Background: an optimization exercise with open tools, aiming at small area. Do not read the settings as production practice. Only simulation tests tie the RTL to the original design; equivalence was not proved. The series may have gaps, and a smaller design here may also do less where the tests do not look.

### The metal 2 layer, run 1

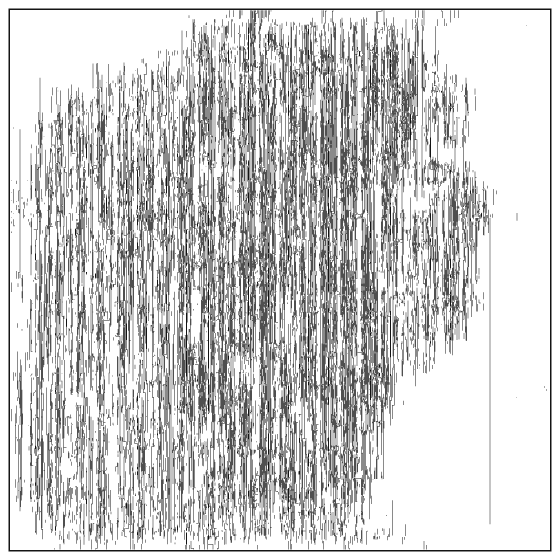
### Zoomed window, run 1

Bar = 10 µm. Window x 160 to 200, y 88 to 128 µm. Cells in grey, sequential cells in the stronger grey; small squares are vias.
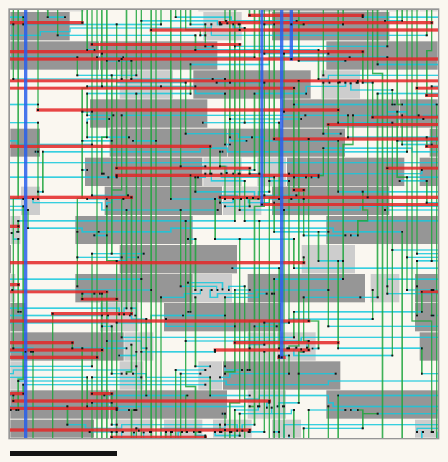
### Clock wires, drivers and flops, run 1

Bar = 100 µm.
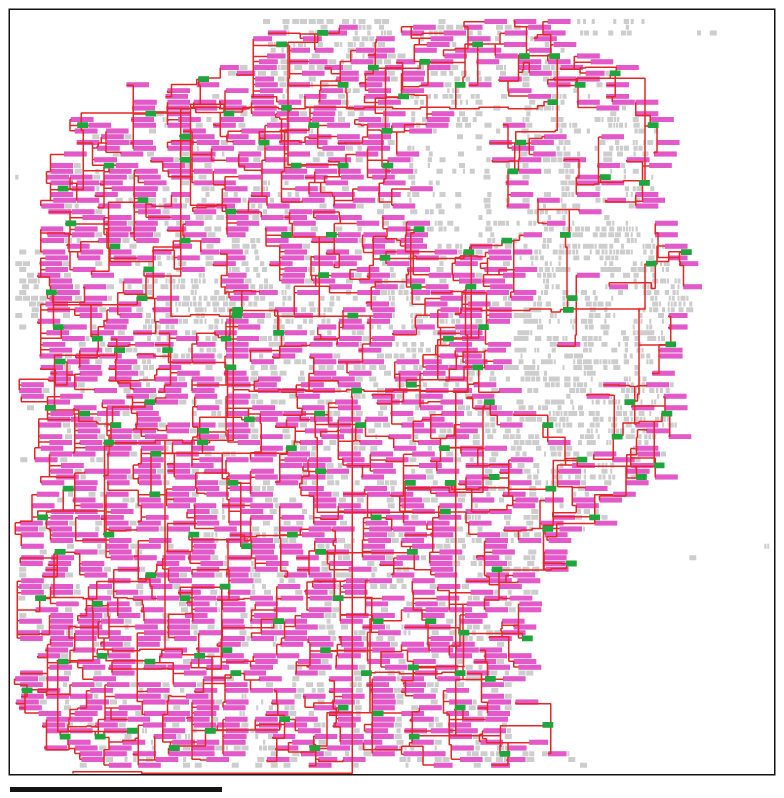
--- flow/design.v: outline only ---
// module matrix_rd_aoi3: 5 lines
// module matrix_rd_aoi2: 5 lines
// module matrix_rd_nand4: 5 lines
// module matrix_rd_nand3: 5 lines
// module matrix_rd_nand2: 5 lines
// module matrix_top: 2008 lines
module matrix_top(mtxDataIn, mtxAddress, mtxRw, mtxCs, mtxClk, mtxReset, mtxDataOut,
                  irq_reg, SeqState, tx_ShiftPIEOut,
                  int_o
                  );
  // ...
==> flow/flow/run.sh <==
#!/bin/bash
# Layout flow: the standard flow (standard.sh), with two changes:
#  - Yosys maps the combinational logic with ABC's default script instead of ORFS's
#    delay-oriented script (the clock is 10 ns, so the delay-oriented mapping only adds area).
#    Flip-flop mapping, register names, flattening and renaming are the standard synthesis's.
#  - clock tree synthesis does not add dummy loads to balance the clock buffers (same
#    clustering and buffer settings as config.mk otherwise).
set -euo pipefail
HERE=$(pwd)

# synthesis script: ORFS's synth.tcl with the ABC call reduced to the library arguments
sed -e 's#^  log_cmd abc {\*}$abc_args$#  log_cmd abc {*}$lib_args {*}$lib_dont_use_args#' \
    "$FLOW_HOME/scripts/synth.tcl" > "$HERE/flow_synth_core.tcl"
grep -q 'log_cmd abc {\*}$lib_args {\*}$lib_dont_use_args' "$HERE/flow_synth_core.tcl"
sed -e "s#source \$::env(SCRIPTS_DIR)/synth.tcl#source $HERE/flow_synth_core.tcl#" \
    synth_recipe.tcl > "$HERE/flow_synth.tcl"
grep -q "flow_synth_core.tcl" "$HERE/flow_synth.tcl"

# the standard flow with that synthesis script
sed -e "s#SYNTH_SCRIPT=[^ ]*#SYNTH_SCRIPT=$HERE/flow_synth.tcl#" standard.sh > "$HERE/flow_standard.sh"
grep -q "SYNTH_SCRIPT=$HERE/flow_synth.tcl" "$HERE/flow_standard.sh"

export CTS_ARGS="-sink_clustering_enable -repair_clock_nets -sink_clustering_size 20 -sink_clustering_max_diameter 40 -buf_list sky130_fd_sc_hd__clkbuf_8 -dont_use_dummy_load"

bash "$HERE/flow_standard.sh" > "$HERE/flow_make.log" 2>&1
==> flow/standard.sh <==
#!/bin/bash
# synth_recipe.tcl (not shown) runs the flow's synth.tcl, then flattens the netlist and writes it again
# the make line also repeats each setting of config.mk as NAME=value (left out here)
make -C /OpenROAD-flow-scripts/flow DESIGN_CONFIG=/design/flow/config.mk WORK_HOME=/design/flow/orfs CLKGATE_MAP_FILE= SYNTH_SCRIPT=/design/flow/synth_recipe.tcl "${@:-finish}"
==> flow/config.mk <==
export PLATFORM = sky130hd
export DESIGN_NAME = matrix_top
export DESIGN_NICKNAME = matrix_top
export VERILOG_FILES = /design/flow/design.v
export SDC_FILE = /design/flow/constraint.sdc
export NUM_CORES = 4
export LEC_CHECK = 0
export CAP_MARGIN = 20
export CORE_MARGIN = 2
export CORE_UTILIZATION = 40
export CTS_BUF_LIST = sky130_fd_sc_hd__clkbuf_8
export CTS_CLUSTER_DIAMETER = 40
export CTS_CLUSTER_SIZE = 20
export SLEW_MARGIN = 20
export SYNTH_HIERARCHICAL = 1
==> flow/constraint.sdc <==
create_clock -name core_clock -period 10.0 [get_ports {mtxClk}]
set_input_delay 2.0000 -clock core_clock [delete_from_list [all_inputs] [get_ports {mtxClk}]]
set_output_delay 2.0000 -clock core_clock [all_outputs]
set_load 0.01 [all_outputs]
==> results.txt, run 1 <==
outcome finished with violations; SO Viols antenna violations; Max stage delay on crit path 810 ps; slew of the pin with the lowest slew margin 1240 ps; hold_buf cts 0; DP Wirelength 122000 µm; sequential area share after synthesis 75.1%; DRT iter0 DRCs 8788; worst reg2reg path depth 28; core footprint 0.126 mm²; initial core utilization 40.3%; CTS tree built; clock-pin slew on the worst setup and hold paths 60 ps; GP Congestion 0.973; Row Count 130; port buffer count 94; number of synthesized flops with an enable pin 1189; layout cells sized above 1 10.2%; fmax 106 MHz; Final setup viols 0; post_cts resized 0; Die X 360 µm; DRC errors left 0; mapped cell area 0.0508 mm²; Layout Nets 3470; Max Cap Viol 0; Pre-antenna DRT Iters 13; Tot GR Track Use 28.0%; vias in the first global route 32762; Detail Route Antenna Nets 1; Main synth FF type edfxtp_1; Finished Cell Area 0.0570 mm²; Root Buffer Master clkbuf_8; CP Launch Type flip-flop; placed inst area 0.0549 mm²; RSZ-0062 raised after global routing no; min cycle time layout 9430 ps; worst-case clock buffer depth 3; worst setup path class reg2reg; Avg Cell Area, Syn 16.9 µm²; Die ar. 0.130 mm²; most frequent cells in the layout 1189 x edfxtp_1, 507 x a222oi_1, 155 x nand2_1; global-route wire length before repair 258000 µm; metal1 wirelength 72800 µm
Back to the opening pictures, 'The metal 2 layer':
longest straight run = 204 µm
wire length on this layer = 81.0 mm
share of all routed wire = 43%
main direction = vertical
nets with wire on the layer = 3066
met2 Usage GRT: 41.2%
DRT Wirelength: 187000 µm
routed vias: 35700

Back to the opening pictures, 'Zoomed window':
red -> met3
green -> met2
blue -> met4
cyan -> met1
most frequent = edfxtp_1 (26), a222oi_1 (12), buf_4 (4)
sequential cells in the window = 26
cells with their middle in the window = 48

Back to the opening pictures, 'Clock wires, drivers and flops':
green -> cells driving clock nets  # count 151
red -> clock wires  # length 14500 µm
magenta -> flip-flops  # count 1286
routed clock nets = 152

-- run 1: area by class of cell --
| cell class | instances | share of cell area (%) |
|---|---|---|
| diodes | 14 | 0.0614 |
| clock buffers | 151 | 3.64 |
| inverters | 45 | 0.301 |
| multi-input cells | 1679 | 22.3 |
| flip-flops and latches | 1286 | 66.9 |
| well taps | 1650 | 3.62 |
| repair buffers | 214 | 3.22 |
-- run 1: synth_stat cells, types with 8 or more instances --
cell	number	area share [%]
o31ai_1	9	0.13
a221oi_1	16	0.28
nor3_1	41	0.40
ha_1	14	0.34
a32oi_1	10	0.17
xor2_1	26	0.45
a21o_1	16	0.24
nand2_1	155	1.1
a31oi_1	10	0.12
and3_1	85	1.0
nor2_1	84	0.62
xnor2_1	27	0.47
edfxtp_1	1189	70
nand2b_1	25	0.31
mux2i_1	8	0.16
nand3_1	49	0.48
mux2_1	31	0.69
nor4b_1	9	0.16
a211oi_1	11	0.16
and2_0	21	0.26
nand4_1	153	1.9
nor2b_1	35	0.43
or3_1	15	0.18
nor4_1	42	0.52
or2_0	60	0.74
a21oi_1	33	0.33
o2111ai_1	16	0.28
or4_1	20	0.30
clkinv_1	45	0.33
dfrtp_1	97	4.8
a22oi_1	28	0.41
a222oi_1	507	10
o21ai_0	33	0.33
-- run 1: critical path, delay by kind of cell, from the launching register on --
family	cells	cell delay, ps
compound gates	16	4710
fa+ha+maj	2	570
buf+inv	4	1070
simple gates	6	2160
flops	1	500
-- run 1: per-layer routing --
layer | track usage (%) | vias to the layer above
li1 | - | 14209
met1 | 40.4 | 18231
met2 | 41.2 | 2914
met3 | 7.70 | 344
met4 | 8.75 | 2
met5 | 0 | -
-- run 1: per-stage QoR --
stage	cells	util [%]	hold WS (ps)	worst slack (ps)
floorplan	3015	-	435	220
global placement	4874	43.6	450	778
detailed placement	4874	43.6	456	724
CTS	5025	45.3	473	661
global route	5026	45.3	489	30.2
finish	5039	45.3	471	570
-- run 1: cells by family after synthesis --
kind of cell,synth area share (%)
flops,75.1
simple gates,9.00
compound gates,13.3
xor+xnor,0.914
buf+inv,0.406
mux,0.934
fa+ha+maj,0.345
other cells,0.00738
### CTS result over the die, run 1

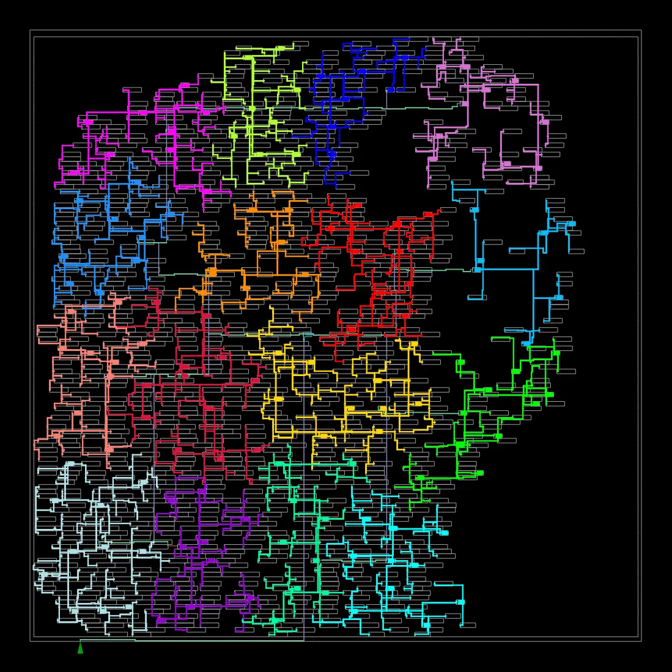

--- run 2 (diff from run 1) ---
--- a/flow/config.mk
+++ b/flow/config.mk
@@ -7,9 +7,10 @@
 export LEC_CHECK = 0
 export CAP_MARGIN = 20
 export CORE_MARGIN = 2
-export CORE_UTILIZATION = 40
+export CORE_UTILIZATION = 45
 export CTS_BUF_LIST = sky130_fd_sc_hd__clkbuf_8
 export CTS_CLUSTER_DIAMETER = 40
 export CTS_CLUSTER_SIZE = 20
+export PLACE_DENSITY = 0.7
 export SLEW_MARGIN = 20
 export SYNTH_HIERARCHICAL = 1
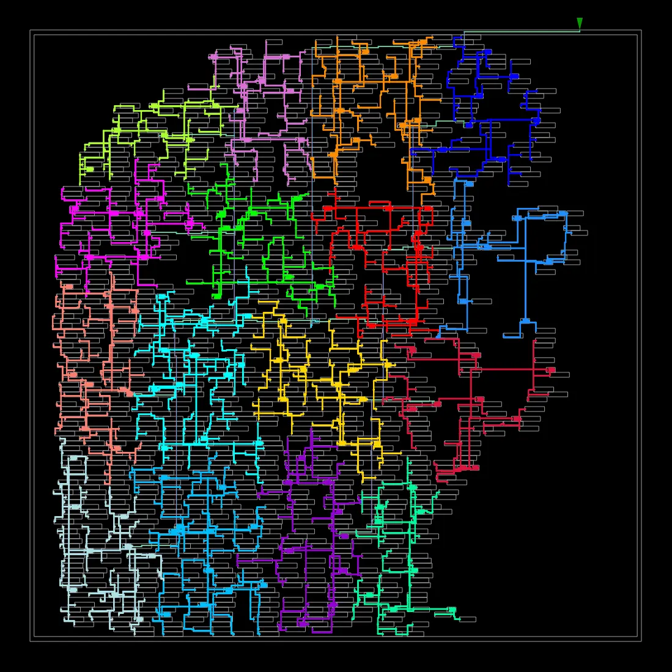
*CTS result over the die, run 2*
H-tree depth: 4
Root Buffer Master: clkbuf_8
# clock sinks: 1286
FFs & Latches: 1286
Num CTS Buffers: 141

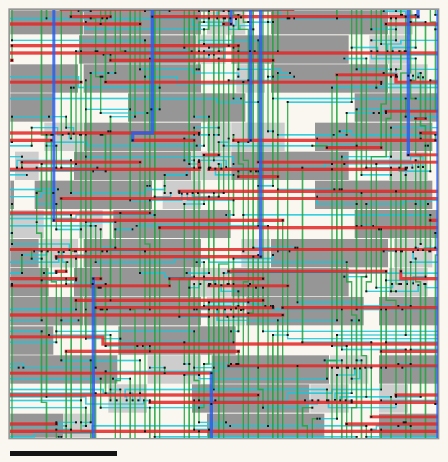
*Zoomed window, run 2*
Bar = 10 µm. Window x 150 to 190, y 82 to 122 µm. Cells in grey, sequential cells in the stronger grey; small squares are vias.
blue -> met4
red -> met3
cyan -> met1
green -> met2
sequential cells in the window = 33
cells with their middle in the window = 60
most frequent = edfxtp_1 (33), a222oi_1 (15)

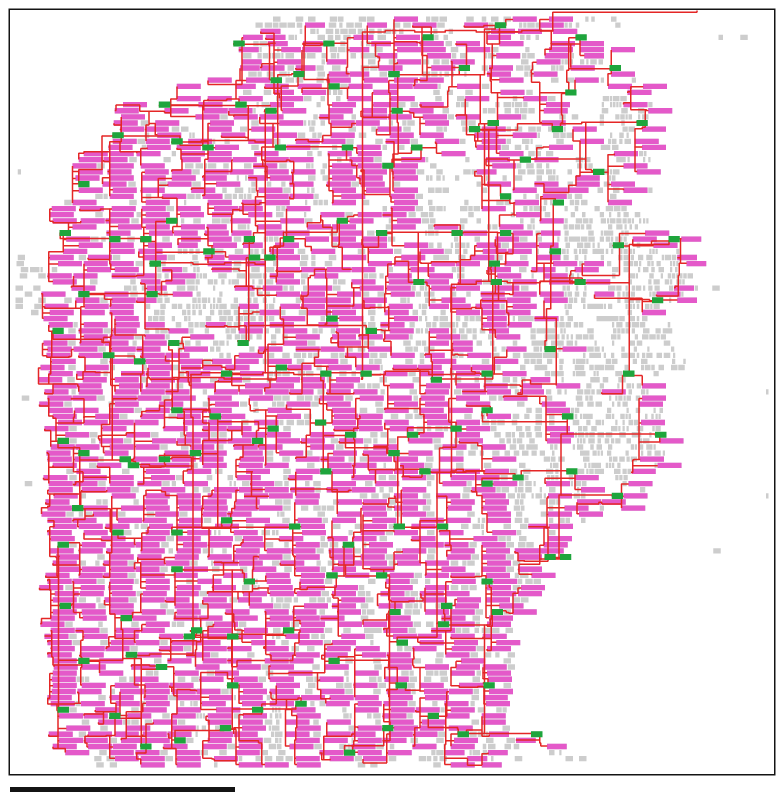
*Clock wires, drivers and flops, run 2*
Bar = 100 µm.
magenta -> flip-flops  # count 1286
red -> clock wires  # length 13400 µm
green -> cells driving clock nets  # count 141
routed clock nets = 142
worst-skew pair later-pin latency: 890 ps
clock skew: 118 ps

==> run 2 against run 1 <==
  * Now clean on timing, DRC and antenna
  * Cell area fell by 0.81%
  * Routed wire length decreased by 5.4%
  * Critical endpoint is now sh_val[27]
  * Sequential share of layout area is 0.54 points higher
  * Flip-flop and latch count stayed put
  * Highest routed layer unchanged
  * Cell count down 3.6%
  * Core utilization up 5.1 points
  * Global-route usage grew 1.9 points
  * Count of clock-buffer cells in the layout is 10 lower
  * Synthesized cell count is the same
  * Non-clock buffer count shrank 14
==> results.txt, run 2 <==
CP Launch Type flip-flop; final hold violations 0; initial antenna violation count 17; sequential area share after synthesis 75.1%; Row Count 123; global-route wire length before repair 247000 µm; outcome complete, no violations; CTS tree built; Max stage delay on crit path 700 ps; Avg Vias per Cell 7.37; CP Max Fanout 36; metal1 wirelength 62800 µm; DRT Wirelength 177000 µm; layout cells sized above 1 9.28%; Final Max Slew Viols 0; Fin Setup TNS 0 ps; top cell type by total area after synthesis edfxtp_1; CP Depth 31; post_cts resized 0; Ys Warns 7; DRC errors left 0; final hold slack 472 ps; Die ar. 0.116 mm²; Hold Crit Depth 1; ys async rst share 7.54%; Synth Instances 3014; Main synth FF type edfxtp_1; DP Worst Slack 958 ps; Pre-antenna DRT Iters 15; Avg Cell Area, Syn 16.9 µm²; Final setup viols 0; Max Cap Viol 0; largest net degree at the start of global routing 51; Final period util 95.3%; core footprint 0.112 mm²; worst setup path class reg2reg; mapped cell area 0.0508 mm²; Die X 340 µm; top sig layer met5; most frequent cells in the layout 1189 x edfxtp_1, 507 x a222oi_1, 155 x nand2_1; Die H 340 µm; most common cell in the netlist edfxtp_1; number of synthesized flops with an enable pin 1189; port buffer count 94; routed vias 35809; slew of the pin with the lowest slew margin 1250 ps; FF/Latch Area 0.0381 mm²; commonest cells in the synthesized netlist 1189 x edfxtp_1, 507 x a222oi_1, 155 x nand2_1, 153 x nand4_1, 97 x dfrtp_1; routed length on met2 76600 µm; Detail Route Antenna Nets 0; initial core utilization 45.3%; Top delay family on crit path compound AO/OA/AOI/OAI gates; vias in the first global route 33054; worst-case clock buffer depth 3; hold_buf cts 0; DP Wirelength 115000 µm; DRT iter0 DRCs 8417; fmax 105 MHz; reg2reg setup slack 470 ps; synth top area cells edfxtp_1 70%, a222oi_1 10%, dfrtp_1 4.8%; mean routed wirelength per cell 36.4 µm; area share of the largest cell type after synthesis 70.3%; GP Congestion 0.998; min cycle time layout 9530 ps; Max-Slew Margin vs Limit 16.7%; worst reg2reg path depth 31; Tot GR Track Use 29.9%; final worst slack 467 ps; clock-pin slew on the worst setup and hold paths 60 ps; RSZ-0062 raised after global routing no; worst path buffer plus inverter count 6; Layout Nets 3446
## run 2: cell counts after synthesis
Identical to the previous run, type by type.
## run 2: worst reg2reg max path: cells and delay by family, from the launching register on
family / cells / cell delay [ps]
adders and majority gates: 1 / 390
buffers and inverters: 6 / 1350
AOI/OAI and AO/OA: 18 / 4640
DFF: 1 / 630
and+or+nand+nor: 6 / 2090
## run 2: routing by layer
layer  GRT usage (%)  vias to the layer above
met5               0                        -
met4            12.3                       16
met3            10.2                      520
met2            43.9                     3260
met1            41.0                    17875
li1                -                    14138
## run 2: per-stage QoR
| step | cells | utilization (%) | instance area (µm²) |
|---|---|---|---|
| 4_1_cts | 4849 | 50.4 | 56500 |
| 6_report | 4856 | 50.4 | 56600 |
| 2_1_floorplan | 3015 | - | 50900 |
| 3_5_place_dp | 4708 | 48.6 | 54600 |
| 3_3_place_gp | 4708 | 48.6 | 54600 |
| 5_1_grt | 4853 | 50.4 | 56600 |
## run 2: cell families after synthesis
family                     share of synthesized area [%]
other                                            0.00738
AOI/OAI and AO/OA                                   13.3
xor gates and xnor gates                           0.914
DFF                                                 75.1
and+or+nand+nor                                     9.00
muxes                                              0.934
buffers and inverters                              0.406
adders and majority gates                          0.345
## run 2: layout make-up
cell class                 instances  share of cell area (%)
sequential                      1286                    67.4
multi-input combinational       1679                    22.4
clock buffer                     141                    3.43
tap                             1500                    3.32
timing repair buffer             200                    3.09
inverter                          45                   0.303
antenna                            5                  0.0221
### The metal 2 layer, run 2

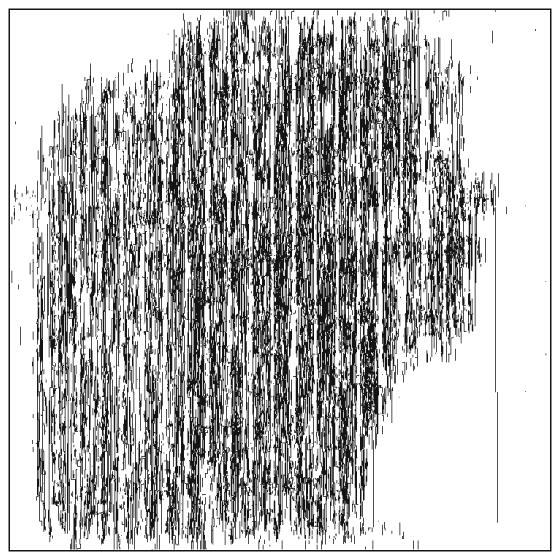

--- run 3 (diff from run 2) ---
--- a/flow/config.mk
+++ b/flow/config.mk
@@ -7,10 +7,10 @@
 export LEC_CHECK = 0
 export CAP_MARGIN = 20
 export CORE_MARGIN = 2
-export CORE_UTILIZATION = 45
+export CORE_UTILIZATION = 50
 export CTS_BUF_LIST = sky130_fd_sc_hd__clkbuf_8
 export CTS_CLUSTER_DIAMETER = 40
 export CTS_CLUSTER_SIZE = 20
-export PLACE_DENSITY = 0.7
+export PLACE_DENSITY = 0.75
 export SLEW_MARGIN = 20
 export SYNTH_HIERARCHICAL = 1
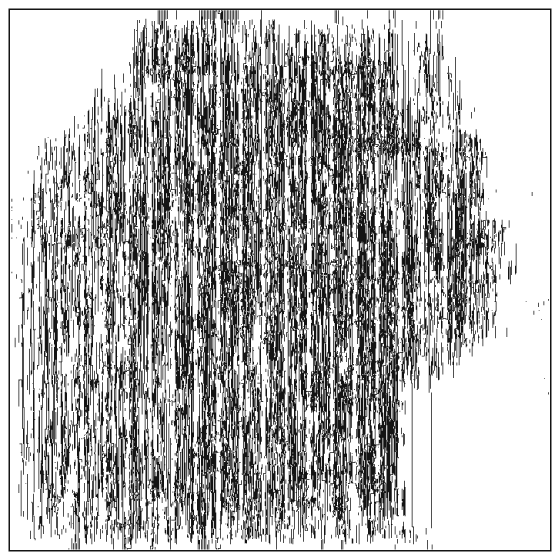
*The metal 2 layer, run 3*
nets with wire on the layer = 3029
share of all routed wire = 42%
longest straight run = 112 µm
met2 Usage GRT: 48.3%
routed vias: 36112

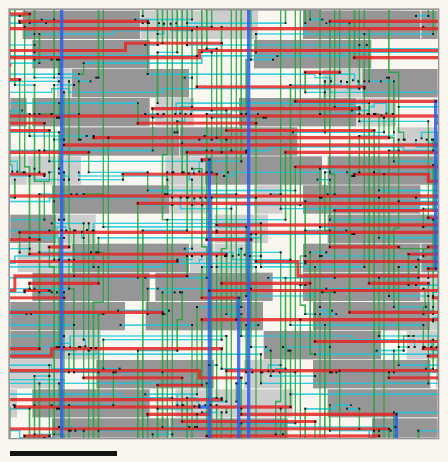
*Zoomed window, run 3*
Bar = 10 µm. Window x 141 to 181, y 77 to 117 µm. Cells in grey, sequential cells in the stronger grey; small squares are vias.
cyan -> met1
blue -> met4
red -> met3
green -> met2
sequential cells in the window = 31
most frequent = edfxtp_1 (31), a222oi_1 (13), clkbuf_8 (4)
cells with their middle in the window = 56

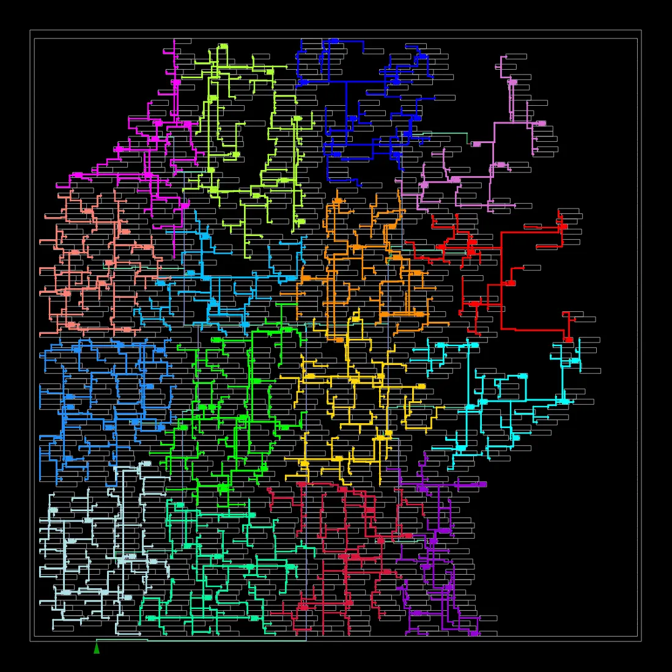
*CTS result over the die, run 3*

==> run 3 against run 2 <==
  * Synthesized cell count is the same
  * Die area fell by 9.9%
  * First-iteration DRC count grew 11%
  * Global-route usage is 3.6 points higher
  * Worst setup slack lost 190 ps
  * Critical endpoint unchanged
  * Largest cell class unchanged
==> results.txt, run 3 <==
worst-skew pair later-pin latency 880 ps; CP Depth 28; Hold Crit Depth 1; most frequent cells in the layout 1189 x edfxtp_1, 507 x a222oi_1, 155 x nand2_1; final worst slack 272 ps; CP required 10470 ps; mapped cell area 0.0508 mm²; Pre-antenna DRT Iters 14; initial core utilization 50.6%; slew of the pin with the lowest slew margin 1280 ps; placed cell count 4574; Die X 323 µm; vias in the first global route 33382; arrival time worst endpoint 10200 ps; core footprint 0.100 mm²; layout cells sized above 1 9.62%; synth top area cells edfxtp_1 70%, a222oi_1 10%, dfrtp_1 4.8%; worst reg2reg path depth 28; CP Max Fanout 36; worst-case clock buffer depth 3; DP Worst Slack 580 ps; Row Count 116; DRT iter0 DRCs 9351; final hold slack 472 ps; Num CTS Buffers 141; Layout Nets 3454; total grt overflow 0; Yosys cell types 64; Final Max Slew Viols 0; P&R area growth vs syn 11.3%; Multi-input gate area 0.0128 mm²; Max stage delay on crit path 790 ps; global-route wire length before repair 247000 µm; Cell Count, Final, Fillers Out 4723; Top delay family on crit path compound AO/OA/AOI/OAI gates; slowest CP cell a221oi_1; min-delay worst type reg2reg; sequential area share after synthesis 75.1%; Max Cap Viol 0; largest net degree at the start of global routing 67; Root Buffer Master clkbuf_8; Main synth FF type edfxtp_1; number of synthesized flops with an enable pin 1189; Fin Setup TNS 0 ps; Die ar. 0.104 mm²; ys async rst share 7.54%; final hold violations 0; # clock sinks 1286; DRC errors left 0; worst path buffer plus inverter count 4; Avg Cell Area, Syn 16.9 µm²; CP Launch Type flip-flop; commonest cells in the synthesized netlist 1189 x edfxtp_1, 507 x a222oi_1, 155 x nand2_1, 153 x nand4_1, 97 x dfrtp_1; hold_buf cts 0; DP Wirelength 114000 µm; CTS tree built; fmax 103 MHz; FF/Latch Area 0.0381 mm²; min cycle time layout 9730 ps; reg2reg setup slack 270 ps; GP Congestion 1.02; Synth Instances 3014; Final setup viols 0; clock skew 118 ps; outcome complete, no violations; worst setup path class reg2reg; port buffer count 94; most common cell in the netlist edfxtp_1; number of synthesized register bits 1286; Ports 118; DRT Wirelength 177000 µm; H-tree depth 4; area share of the largest cell type after synthesis 70.3%; Detail Route Antenna Nets 0; initial antenna violation count 14; critical path capture point type flip-flop; Max-Slew Margin vs Limit 14.9%; Die H 323 µm; clock-pin slew on the worst setup and hold paths 70 ps; top cell type by total area after synthesis edfxtp_1; Tot GR Track Use 33.5%; Final period util 97.3%; RSZ-0062 raised after global routing no; Ys Warns 7; Avg Vias per Cell 7.65; mean routed wirelength per cell 37.4 µm
[run 3: cell counts after synthesis]
No cell type changed its count.
[run 3: logic make-up (layout without fill, tap and decap cells)]
family / after synthesis / after routing / synth area share (%)
flip-flops: 1286 / 1286 / 75.1
multiplexers: 41 / 41 / 0.934
AND/OR/NAND/NOR: 825 / 825 / 9.00
adder cells (fa/ha/maj): 14 / 14 / 0.345
other: 1 / 9 / 0.00738
AO/OA/AOI/OAI: 744 / 744 / 13.3
buffers and inverters: 50 / 394 / 0.406
XOR/XNOR: 53 / 53 / 0.914
[run 3: routing by layer]
layer  vias to the layer above  part of all wire [%]  routed length, µm  track usage [%]
met2                      3667                    42              75000             48.3
li1                      14160                     -                  -                -
met4                        12                   5.2               9240             14.9
met5                         -                 0.090                159           0.0463
met1                     17696                    34              60000             45.9
met3                       577                    18              32300             12.1
[run 3: stage by stage]
step                utilization (%)  cell area (µm²)
floorplan                         -            50900
global placement               54.3            54500
detailed placement             54.3            54500
CTS                            56.2            56500
global route                   56.3            56500
finish                         56.3            56500
[run 3: timing repair]
action / 4_1_cts / 5_1_grt
resized for setup: 0 / 8
buffers inserted: 0 / 0
endpoints found under the setup margin: 0 / 36
[run 3: worst register-to-register path, delay by kind of cell (launching register included)]
family | cells | cell delay [ps]
buffers and inverters | 4 | 1030
adder cells (fa/ha/maj) | 1 | 410
AO/OA/AOI/OAI | 17 | 5000
flip-flops | 1 | 650
AND/OR/NAND/NOR | 6 | 2220
[run 3: cell type report]
type,instances,share of cell area [%]
Sequential cell,1286,67.4
Tap cell,1357,3.00
Inverter,45,0.303
Antenna cell,7,0.0310
Multi-Input combinational cell,1679,22.6
Clock buffer,141,3.43
Timing Repair Buffer,208,3.24
### Pin placement, run 3

Pins as bars across the die edge, other pins in grey.
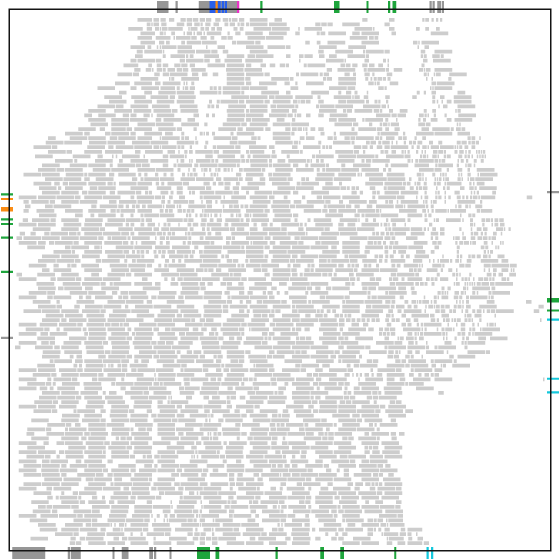

--- run 4 (diff from run 3) ---
--- a/flow/flow/run.sh
+++ b/flow/flow/run.sh
@@ -20,6 +20,8 @@
 sed -e "s#SYNTH_SCRIPT=[^ ]*#SYNTH_SCRIPT=$HERE/flow_synth.tcl#" standard.sh > "$HERE/flow_standard.sh"
 grep -q "SYNTH_SCRIPT=$HERE/flow_synth.tcl" "$HERE/flow_standard.sh"
 
+# a few more antenna repair rounds after detailed routing than the default 5
+export MAX_REPAIR_ANTENNAS_ITER_DRT=8
 export CTS_ARGS="-sink_clustering_enable -repair_clock_nets -sink_clustering_size 20 -sink_clustering_max_diameter 40 -buf_list sky130_fd_sc_hd__clkbuf_8 -dont_use_dummy_load"
 
 bash "$HERE/flow_standard.sh" > "$HERE/flow_make.log" 2>&1
--- a/flow/config.mk
+++ b/flow/config.mk
@@ -7,10 +7,10 @@
 export LEC_CHECK = 0
 export CAP_MARGIN = 20
 export CORE_MARGIN = 2
-export CORE_UTILIZATION = 50
+export CORE_UTILIZATION = 42
 export CTS_BUF_LIST = sky130_fd_sc_hd__clkbuf_8
 export CTS_CLUSTER_DIAMETER = 40
 export CTS_CLUSTER_SIZE = 20
-export PLACE_DENSITY = 0.75
+export PLACE_DENSITY = 0.65
 export SLEW_MARGIN = 20
 export SYNTH_HIERARCHICAL = 1
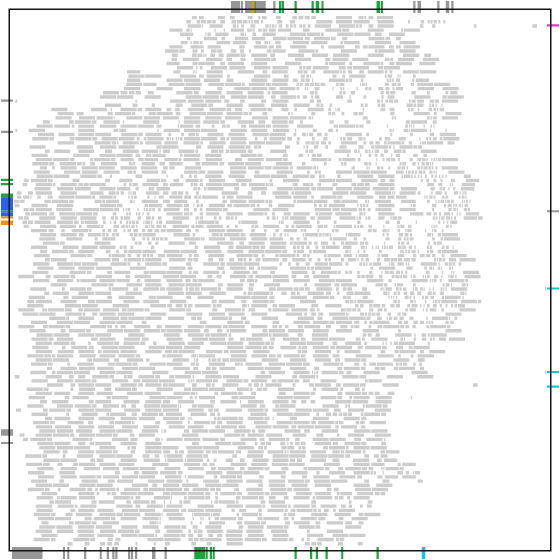
*Pin placement, run 4*
Pins as bars across the die edge, other pins in grey.
cyan -> SeqState  # pins 5, direction output, edge 3 right, 2 bottom
magenta -> mtxReset  # pins 1, direction input, edge right
green -> mtxDataOut  # pins 32, direction output, edge 16 bottom, 11 top, 5 left
blue -> mtxAddress  # pins 8, direction input, edge left
orange -> mtxCs  # pins 4, direction input, edge 3 left, 1 top
all pins by edge = 52 bottom, 39 top, 22 left, 5 right
Die X: 352 µm
port buffer count: 94

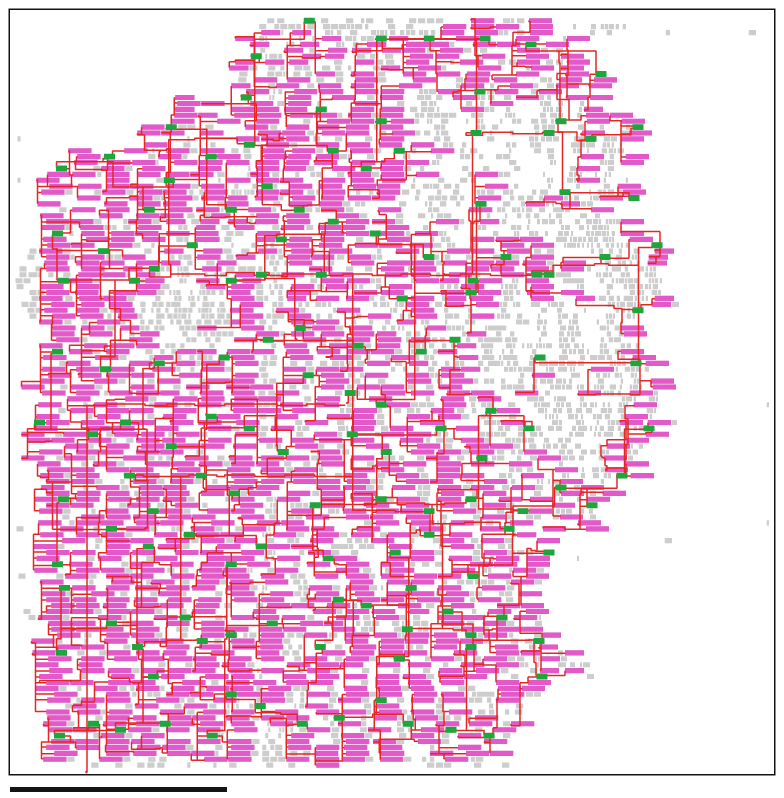
*Clock wires, drivers and flops, run 4*
Bar = 100 µm.
green -> cells driving clock nets  # count 141
magenta -> flip-flops  # count 1286
red -> clock wires  # length 13700 µm
routed clock nets = 142
worst-skew pair later-pin latency: 860 ps
clock skew: 97.4 ps

==> run 4 against run 3 <==
  * Cell area increased by 0.29%
  * Die area increased by 19%
  * Global-route usage decreased by 5.1 points
  * Core utilization decreased by 9.0 points
  * Flip-flop and latch count unchanged
  * Worst hold slack got worse by 1.2 ps
  * First-iteration DRC count decreased by 12%
==> results.txt, run 4 <==
DRT iter0 DRCs 8224; worst-case clock buffer depth 3; Final setup viols 0; final core occ 47.3%; Row Count 127; DP Wirelength 116000 µm; synth top area cells edfxtp_1 70%, a222oi_1 10%, dfrtp_1 4.8%; layout cells sized above 1 9.59%; Pre-antenna DRT Iters 14; Final Max Slew Viols 0; initial antenna violation count 15; Fin Setup TNS 0 ps; Yosys cell types 64; mapped cell area 0.0508 mm²; Compound-Gate Fraction of Synth Area 13.3%; number of synthesized register bits 1286; reg2reg setup slack 500 ps; DP Worst Slack 835 ps; hold_buf cts 0; Synth Area in XOR/XNOR 0.914%; CP Launch Type flip-flop; worst setup path class reg2reg; H-tree depth 4; largest family of logic cells by synthesized area compound AO/OA/AOI/OAI gates; # clock sinks 1286; DRT Wirelength 178000 µm; slew of the pin with the lowest slew margin 1250 ps; fmax 105 MHz; RSZ-0062 raised after global routing no; core footprint 0.120 mm²; commonest cells in the synthesized netlist 1189 x edfxtp_1, 507 x a222oi_1, 155 x nand2_1, 153 x nand4_1, 97 x dfrtp_1; largest net degree at the start of global routing 52; post-synthesis simple-gate area fraction 9.00%; min cycle time layout 9500 ps; outcome complete, no violations; Detail Route Antenna Nets 0; Setup Buffers After CTS 0; Layout Nets 3453; Synth Instances 3014; Avg Cell Area, Syn 16.9 µm²; Num CTS Buffers 141; post_cts resized 0; placed cell count 4829; initial core utilization 42.3%; Tot GR Track Use 28.4%; Avg Vias per Cell 7.12; arrival time worst endpoint 9990 ps; most frequent cells in the layout 1189 x edfxtp_1, 507 x a222oi_1, 155 x nand2_1; P&R area growth vs syn 11.7%
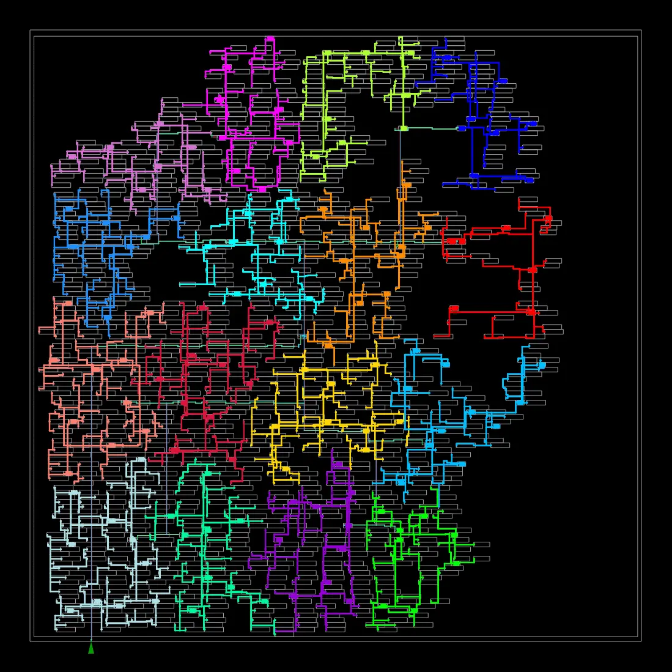
*CTS result over the die, run 4*

## run 4: cell counts after synthesis
Identical to the previous run, type by type.
## run 4: layout make-up
type	count	area (µm²)
Multi-Input combinational cell	1679	12700
Clock buffer	141	1940
Sequential cell	1286	38100
Tap cell	1612	2020
Timing Repair Buffer	207	1720
Antenna cell	14	35.0
Fill cell	10216	63300
Inverter	45	171
## run 4: cell families (layout without fill, tap and decap cells)
logic type                 after synthesis  after routing
DFF                                   1286           1286
and+or+nand+nor                        825            825
AOI/OAI and AO/OA                      744            744
xor gates and xnor gates                53             53
buffers and inverters                   50            393
muxes                                   41             41
adders and majority gates               14             14
other                                    1             16
## run 4: routing by layer
metal	GRT usage [%]	routed length [µm]	vias up	share of wire [%]
met2	41.5	77100	2957	43
li1	-	-	14194	-
met4	11.1	8400	8	4.7
met3	9.33	27300	444	15
met5	0	50	-	0.028
met1	39.2	65500	17872	37
## run 4: metrics by stage
stage / hold slack (ps) / cell area (µm²)
after floorplan: 435 / 50900
after global placement: 450 / 54700
after detailed placement: 456 / 54700
after CTS: 474 / 56700
after global routing: 481 / 56700
final: 470 / 56700
## run 4: worst max-delay path: cells and delay by family (launching register included)
family | cells | cell delay [ps]
AO/OA/AOI/OAI | 17 | 5070
adder cells (fa/ha/maj) | 2 | 570
flip-flops | 1 | 500
buffers and inverters | 3 | 560
AND/OR/NAND/NOR | 6 | 2350

==> static timing again, ports no longer ideal <==
How much do the figures lean on ideal ports? The routed layouts below were timed once more, with nothing changed but the port constraints.
Step 1 sets driving cells, clkbuf_16 on the clock port and buf_2 on the other inputs (assumed; they add their load-dependent delay and slew).
Step 2 adds t to the input delays and takes it off the output delays; t is the mean of the earliest and latest rising clock arrival at the registers after step 1. Input paths then give back, and output paths get back, about the clock's delay inside the block.
a / b / c = ideal / step 1 / step 2; a / b = the first two.
| run | shift t [ns] | slack for setup (ns) | worst setup path after step 2 |
|---|---|---|---|
| run 1 | 0.934 | 0.570 / 0.570 / 0.570 | register to register |
| run 2 | 0.898 | 0.467 / 0.467 / 0.467 | register to register |
| run 3 | 0.877 | 0.272 / 0.272 / 0.272 | register to register |
| run 4 | 0.894 | 0.504 / 0.504 / 0.504 | register to register |
